What follows belongs to an exercise in optimizing a design on an open flow for small area and a short achievable clock period; a production flow would make more cautious choices. The RTL was checked by simulation tests, not by an equivalence proof against the original design. Not every run is shown, and edits may drop behaviour that the tests do not exercise.

**Run 1: close-up of the layout**

Window x 80 to 105, y 264 to 289 um. Cells in grey, sequential cells in the stronger grey; small squares are vias.
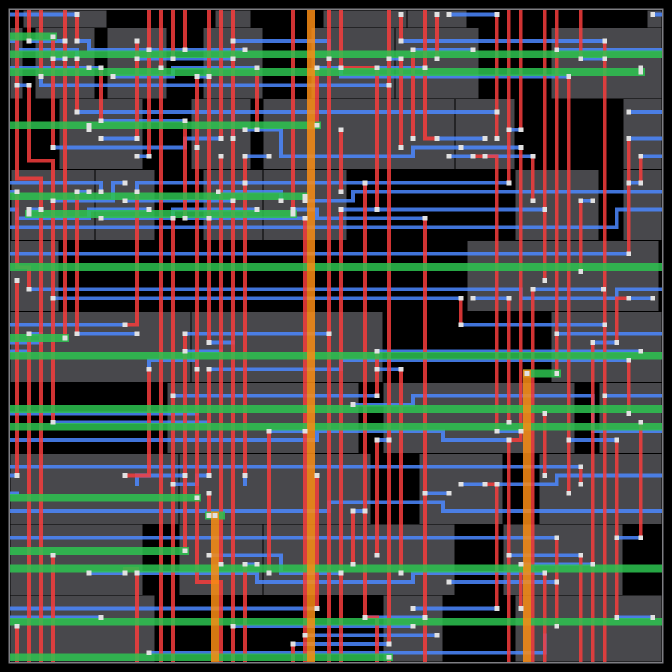
**Run 1: the metal 1 layer**

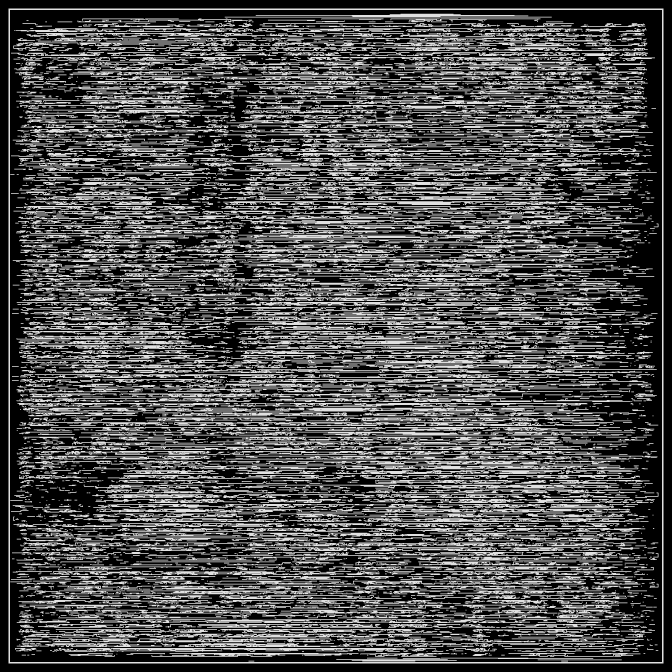
**Run 1: placement by cell class**

Fill, decap, tap and diode cells in grey.
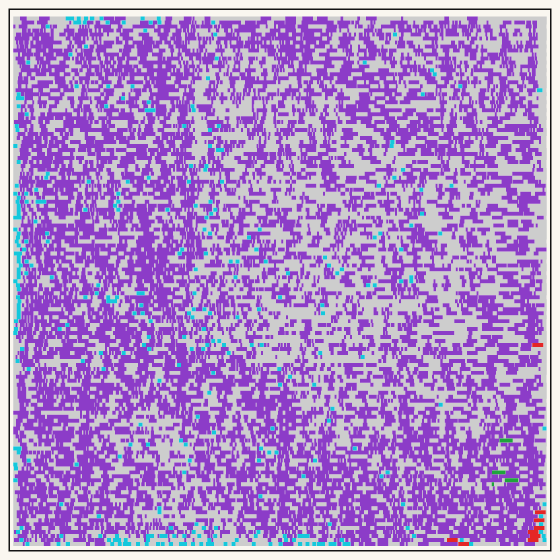
--- flow/design.v: outline only ---
// module det_4x4: 6309 lines
// module det_fa: 4 lines
// module det_ha: 4 lines
module det_4x4(
    input clk,
    input [127:0] A,
    output reg signed [7:0] det,
    output reg overflow_flag
);
  // ...
==> flow/flow/run.sh <==
#!/bin/bash
# The standard layout (standard.sh, unchanged ORFS steps), with two
# optimisation settings passed to ORFS through the environment:
#  - the timing repair steps aim for a larger setup slack than the default,
#    so repair_timing sizes and buffers the slow high-fanout nets;
#  - the port buffers that buffer_ports inserts on every input and output are
#    buf_4 cells instead of the delay-cell buffer it picks by default.
set -euo pipefail
export SETUP_SLACK_MARGIN=23.5
export BUFFER_PORTS_ARGS="-buffer_cell sky130_fd_sc_hd__buf_4"
bash standard.sh > standard_make.log 2>&1
==> flow/standard.sh <==
#!/bin/bash
# synth_recipe.tcl (not shown) runs the flow's synth.tcl, then flattens the netlist and writes it again
# the make line also repeats each setting of config.mk as NAME=value (left out here)
make -C /OpenROAD-flow-scripts/flow DESIGN_CONFIG=/design/flow/config.mk WORK_HOME=/design/flow/orfs CLKGATE_MAP_FILE= SYNTH_SCRIPT=/design/flow/synth_recipe.tcl "${@:-finish}"
==> flow/config.mk <==
export PLATFORM = sky130hd
export DESIGN_NAME = det_4x4
export DESIGN_NICKNAME = det_4x4
export VERILOG_FILES = /design/flow/design.v
export SDC_FILE = /design/flow/constraint.sdc
export NUM_CORES = 4
export LEC_CHECK = 0
export ABC_AREA = 1
export CAP_MARGIN = 20
export CORE_MARGIN = 2
export CORE_UTILIZATION = 55
export PLACE_DENSITY = 0.7
export SLEW_MARGIN = 20
export SYNTH_HIERARCHICAL = 1
export SYNTH_MINIMUM_KEEP_SIZE = 0
==> flow/constraint.sdc <==
create_clock -name core_clock -period 45.0 [get_ports {clk}]
set_input_delay 9.0000 -clock core_clock [delete_from_list [all_inputs] [get_ports {clk}]]
set_output_delay 9.0000 -clock core_clock [all_outputs]
set_load 0.01 [all_outputs]
==> results.txt, run 1 <==
CTS Buf Count=3; family with the most delay on the worst path=adder cells; largest family of logic cells by synthesized area=adder cells; worst hold path type=reg2out; Non-clk invs=899; CP arrival=21.40 ns; P&R area growth vs syn=4.10%; most frequent cell after synthesis=nand2_1; status=finished clean; Ant. Diodes=8; WL/cell=32.5 um; total grt overflow=0; full die area=136,000 um^2; post-CTS setup buffers=4; list of most frequent post-synthesis cells=nand2_1 (2,447), fa_1 (1,469), xor2_1 (1,181), o22ai_1 (942), inv_1 (762); commonest non-fill, non-tap cell in the layout=nand2_1; worst-margin pin slew=1.16 ns; syn_nets=11,339; GR Util met1=0.643; element type at the critical path start=input port; fraction of the cycle the final worst path needs=0.473; DRC viols=0; Synth Register Bits=9; fillcell total=12,384; EDFF count, synth=0; fraction of cell area in non-clock buffers=0.0331; fin util=0.579; Starting Density=0.556; most used cells in the layout excluding fill and tap cells=nand2_1 (2,412), fa_1 (1,462), xor2_1 (1,172); clock sinks=9; final hold vios=0; cts-stage hold buffer count=0; core area=132,000 um^2; Port Buffers=137; Final Net Count=11,134; Synth Area in Compound Gates=0.125; Yosys warning count=7; final hold slack=9.67 ns; WS Path Type=in2reg; Post-Syn Area per Cell=7.75 um^2; First-pass DRT Iterations=11; Yosys top cell by area=fa_1; final setup fails=0; Die H=369 um; Storage cell area=180 um^2; most frequent CP cell=fa_1; Async SR Flop Fraction=0; GRT busiest layer=met2; Req. time, crit path=45.13 ns; XOR/XNOR share of the synthesized area=0.146; Post-Synth Adder-Cell Area=0.450
Back to the opening pictures, 'close-up of the layout':
[green] M3
[red] M2
[blue] M1
[orange] M4
sequential cells in the window: 0
cells with their middle in the window: 32
most frequent: fa_1 (13), o22ai_1 (8), xor2_1 (8)

Back to the opening pictures, 'the metal 1 layer':
main direction: horizontal
longest straight run: 185 um
vias post-DR: 74,164
Routed WL: 358 mm

Back to the opening pictures, 'placement by cell class':
[purple] remaining logic cells | cells: 8,907 | share of their area: 96%
[cyan] remaining buffers and delay cells | cells: 330 | share of their area: 3.4%
[green] clock drivers and dummy loads | cells: 4 | share of their area: 0.11%
[red] registers | cells: 9 | share of their area: 0.24%

==> run 2, diff against run 1 <==
--- a/flow/flow/run.sh
+++ b/flow/flow/run.sh
@@ -8,3 +8,3 @@
 set -euo pipefail
-export SETUP_SLACK_MARGIN=23.5
+export SETUP_SLACK_MARGIN=24
 export BUFFER_PORTS_ARGS="-buffer_cell sky130_fd_sc_hd__buf_4"
**Run 2: placement by cell class**

Fill, decap, tap and diode cells in grey.
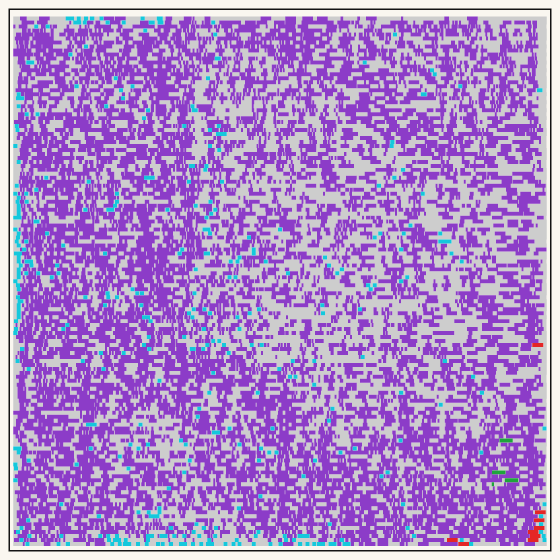
[green] clock drivers and dummy loads | cells: 4 | share of their area: 0.11%
[purple] remaining logic cells | cells: 8,908 | share of their area: 96%
[cyan] remaining buffers and delay cells | cells: 368 | share of their area: 3.9%
[red] registers | cells: 9 | share of their area: 0.24%
core area: 132,000 um^2
sequential cell area share: 0.00233
final instance area: 77,200 um^2
Rows: 133

**Run 2: the whole layout, all layers**

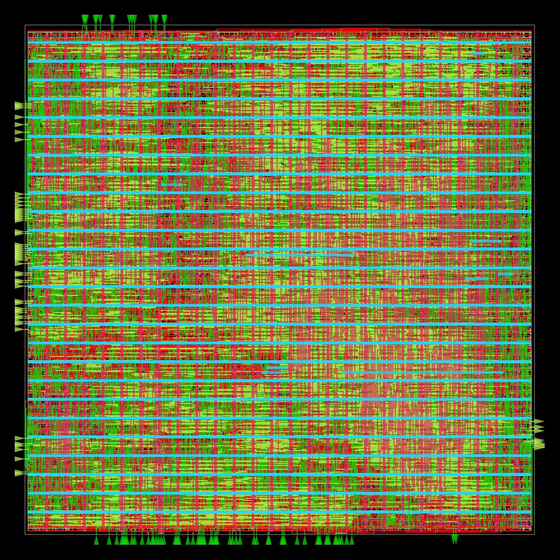
IO Pins: 138
full die area: 136,000 um^2

==> run 2 against run 1 <==
First-iteration DRC count increased by 0.30%. Critical path type unchanged. Largest cell class unchanged. Die area unchanged. Setup slack improved by 0.49 ns. Design area increased by 1.2%. Critical endpoint unchanged. Clock-buffer cell count unchanged.
==> results.txt, run 2 <==
final setup fails=0; EDFF count, synth=0; Ant. Diodes=7; Port Buffers=137; Yosys top cell by area=fa_1; most frequent cell after synthesis=nand2_1; Starting Density=0.556; GR Util met1=0.645; First-pass DRT Iterations=9; CP arrival=20.91 ns; CTS Buf Count=3; Final Net Count=11,173; most frequent CP cell=fa_1; most used cells in the layout excluding fill and tap cells=nand2_1 (2,391), fa_1 (1,459), xor2_1 (1,165); P&R area growth vs syn=5.33%; Post-Synth Adder-Cell Area=0.450; GRT busiest layer=met2; vias post-DR=74,618; final hold vios=0; Synth Area in Compound Gates=0.125; final hold slack=9.66 ns; Yosys warning count=7; fin util=0.586; Async SR Flop Fraction=0; commonest non-fill, non-tap cell in the layout=nand2_1; Synth Register Bits=9; Storage cell area=180 um^2; WS Path Type=in2reg; status=finished clean; clock sinks=9; Die H=369 um; worst hold path type=reg2out; Post-Syn Area per Cell=7.75 um^2; post-CTS setup buffers=31
--- run 3: outline of the changes from run 2 ---
flow/design.v: 6317 -> 6345 lines; modules unchanged: 2
  det_4x4: edited, 6309 -> 6325 lines
  det_sel: new, 3 lines
  det_selb: new, 3 lines
  det_xnor: new, 3 lines
  det_xor: new, 3 lines
==> module det_xor as of run 3 <==
module det_xor(input a, input b, output y);
  assign y = a ^ b;
endmodule
==> module det_sel as of run 3 <==
module det_sel(input one, input two, input x, input xm, input ng, output pp);
  assign pp = ((one & x) | (two & xm)) ^ ng;
endmodule
==> module det_selb as of run 3 <==
module det_selb(input one, input x, input two, input xm, output sn);
  assign sn = ~((one & x) | (two & xm));
endmodule
==> module det_xnor as of run 3 <==
module det_xnor(input a, input b, output y);
  assign y = ~(a ^ b);
endmodule
--- a/flow/flow/run.sh
+++ b/flow/flow/run.sh
@@ -7,5 +7,5 @@
 #    buf_4 cells instead of the delay-cell buffer it picks by default.
 set -euo pipefail
-export SETUP_SLACK_MARGIN=24
+export SETUP_SLACK_MARGIN=24.5
 export BUFFER_PORTS_ARGS="-buffer_cell sky130_fd_sc_hd__buf_4"
 bash standard.sh > standard_make.log 2>&1
--- a/flow/config.mk
+++ b/flow/config.mk
@@ -9,6 +9,6 @@
 export CAP_MARGIN = 20
 export CORE_MARGIN = 2
-export CORE_UTILIZATION = 55
-export PLACE_DENSITY = 0.7
+export CORE_UTILIZATION = 45
+export PLACE_DENSITY = 0.6
 export SLEW_MARGIN = 20
 export SYNTH_HIERARCHICAL = 1
**Run 3: cell density map**

The die is cut into 20 by 20 equal tiles; dark purple is low, yellow is high, 0 to 100% covered.
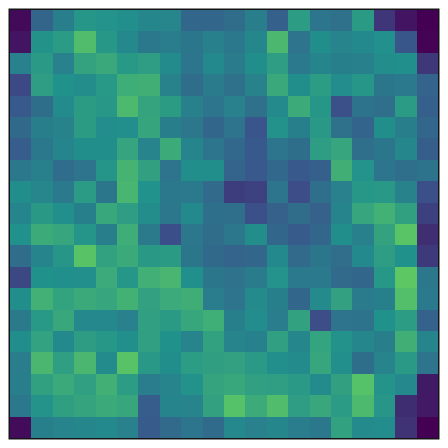
nearly empty tiles: 0.70%
mean over tiles: 45%
fullest tile: 75%

==> run 3 against run 2 <==
Non-clock buffer count increased by 4. Design area increased by 1.2%. Setup slack improved by 0.48 ns. First-iteration DRC count decreased by 4.5%. Global-route usage decreased by 7.0 points. Utilization decreased by 10 points. Via count decreased by 1.0%. Area after synthesis about the same. Final cell count increased by 3.6%.
==> results.txt, run 3 <==
status=finished clean; Routed WL=383 mm; final setup fails=0; Yosys warning count=7; Starting Density=0.451; multi-input logic area=68,300 um^2; EDFF count, synth=0; Port Buffers=137; Synth Area in Compound Gates=0.126; Req. time, crit path=45.14 ns; IO Pins=138; most frequent CP cell=fa_1; DRC viols=0; CTS Buf Count=3; CP arrival=20.44 ns; Ant. Diodes=6; worst hold path type=reg2out; max reg flops=8; slowest stage delay, CP=0.86 ns; total grt overflow=0; fillcell total=16,204; setup TNS=0 ns; list of most frequent post-synthesis cells=nand2_1 (2,428), fa_1 (1,462), xor2_1 (1,196), o22ai_1 (941), inv_1 (738); Final Net Count=11,164; final hold slack=9.67 ns; family with the most delay on the worst path=adder cells; most used cells in the layout excluding fill and tap cells=nand2_1 (2,347), fa_1 (1,446), xor2_1 (1,176); met3 WL post-DR=52.9 mm; First-pass DRT Iterations=9; core area=162,000 um^2; final hold vios=0; Storage cell area=180 um^2; worst-margin pin slew=1.30 ns; Syn Inst Count=9,433; vias post-DR=73,865; WL/cell=33.5 um; Non-clk invs=882; top sig layer=met5; WS Path Type=in2reg; syn_nets=11,329; clock sinks=9; element type at the critical path start=input port; fin util=0.481; CP max stage cell=nand2_1; Synth Register Bits=9; largest family of logic cells by synthesized area=adder cells; Post-Synth Adder-Cell Area=0.452; P&R area growth vs syn=6.67%; GRT busiest layer=met2; commonest non-fill, non-tap cell in the layout=nand2_1; Async SR Flop Fraction=0; Yosys top cell by area=fa_1; fraction of cell area in non-clock buffers=0.0390
**Run 3: the whole layout, all layers**

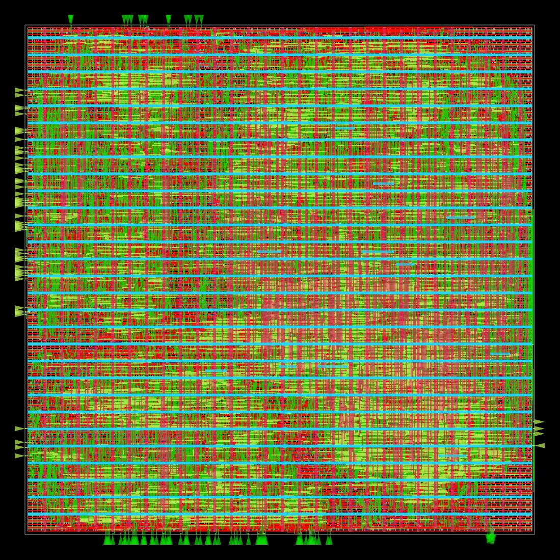
Rows: 148
full die area: 166,000 um^2
Die W: 407 um
Die H: 407 um
fin cells: 11,448

==> run 4, diff against run 3 <==
--- a/flow/flow/run.sh
+++ b/flow/flow/run.sh
@@ -8,3 +8,3 @@
 set -euo pipefail
-export SETUP_SLACK_MARGIN=24.5
+export SETUP_SLACK_MARGIN=24.75
 export BUFFER_PORTS_ARGS="-buffer_cell sky130_fd_sc_hd__buf_4"
**Run 4: close-up of the layout**

Window x 89 to 114, y 293 to 318 um. Cells in grey, sequential cells in the stronger grey; small squares are vias.
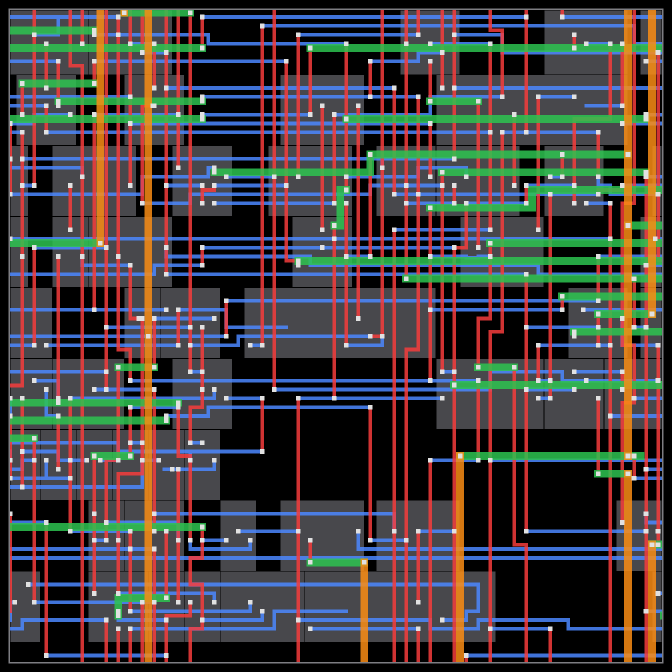
[red] M2
[blue] M1
[green] M3
[orange] M4
sequential cells in the window: 0
cells with their middle in the window: 47
most frequent: o22ai_1 (14), xor2_1 (14), nand2_1 (7)

**Run 4: cell density map**

The die is cut into 20 by 20 equal tiles; dark purple is low, yellow is high, 0 to 100% covered.
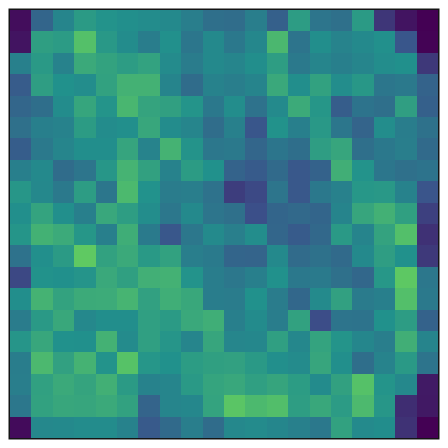
nearly empty tiles: 0.70%
fullest tile: 75%
mean over tiles: 46%
tiles over 75% full: 0.30%
Starting Density: 0.451
fin util: 0.491

==> run 4 against run 3 <==
Design area increased by 2.1%. Setup slack improved by 0.16 ns. Synthesized cell count unchanged. Flip-flop and latch count unchanged. Utilization increased by 0.99 points. First-iteration DRC count decreased by 2.5%. Area after synthesis unchanged. Clock-buffer cell count unchanged. Via count increased by 0.19%. Sequential share of layout area about the same.
==> results.txt, run 4 <==
fraction of the cycle the final worst path needs=0.448; full die area=166,000 um^2; fraction of cell area in non-clock buffers=0.0495; Yosys warning count=7; total grt overflow=0; syn_nets=11,329; post-CTS setup buffers=59; P&R area growth vs syn=8.86%; Synth Area in Compound Gates=0.126; Die H=407 um; most frequent cell after synthesis=nand2_1; clock sinks=9; fin cells=11,530; slowest stage delay, CP=0.59 ns; Syn Inst Count=9,433; sequential cell area share=0.00226; most frequent CP cell=fa_1; XOR/XNOR share of the synthesized area=0.147; Routed WL=386 mm; worst-margin pin slew=1.28 ns; vias post-DR=74,008; CP max stage cell=fa_1; status=finished clean; DRC viols=0; Storage cell area=180 um^2; Req. time, crit path=45.14 ns; GR Util met1=0.587; WL/cell=33.5 um; Post-Synth Adder-Cell Area=0.452; Non-clk invs=883; Async SR Flop Fraction=0; EDFF count, synth=0; Ant. Diodes=5; CTS Buf Count=3; commonest non-fill, non-tap cell in the layout=nand2_1; max reg flops=8; Final Net Count=11,247

[afterwards: timing with drivers on the ports]
How much do the figures lean on ideal ports? The routed layouts below were timed once more, with nothing changed but the port constraints. Step 1: set_driving_cell puts a clkbuf_16 on clk and a buf_2 on each other input, an assumption about the parent block. Step 2, shift: input delay + t, output delay - t, t = (earliest + latest rising clock arrival at the registers) / 2. This alone moves slack from input paths to output paths. a / b / c = ideal ports / drivers / drivers and shift; a / b = the first two.
run	shift t [ns]	setup WS [ns]	hold WS [ns]	clock arrival spread, ns	worst register clock-pin slew, ns
run 1	0.283	23.728 / 23.703 / 23.420	9.666 / 9.695 / 9.412	0.002 / 0.002	0.06 / 0.06
run 2	0.281	24.213 / 24.156 / 23.875	9.661 / 9.690 / 9.409	0.003 / 0.002	0.06 / 0.06
run 3	0.308	24.698 / 24.702 / 24.394	9.667 / 9.709 / 9.401	0.021 / 0.020	0.07 / 0.07
run 4	0.306	24.857 / 24.777 / 24.471	9.666 / 9.708 / 9.402	0.020 / 0.020	0.07 / 0.07
After both steps setup and hold are still met in every run listed. The setup slack of run 4, which loses most, moves by -0.080 ns with the drivers and by -0.386 ns with both steps.
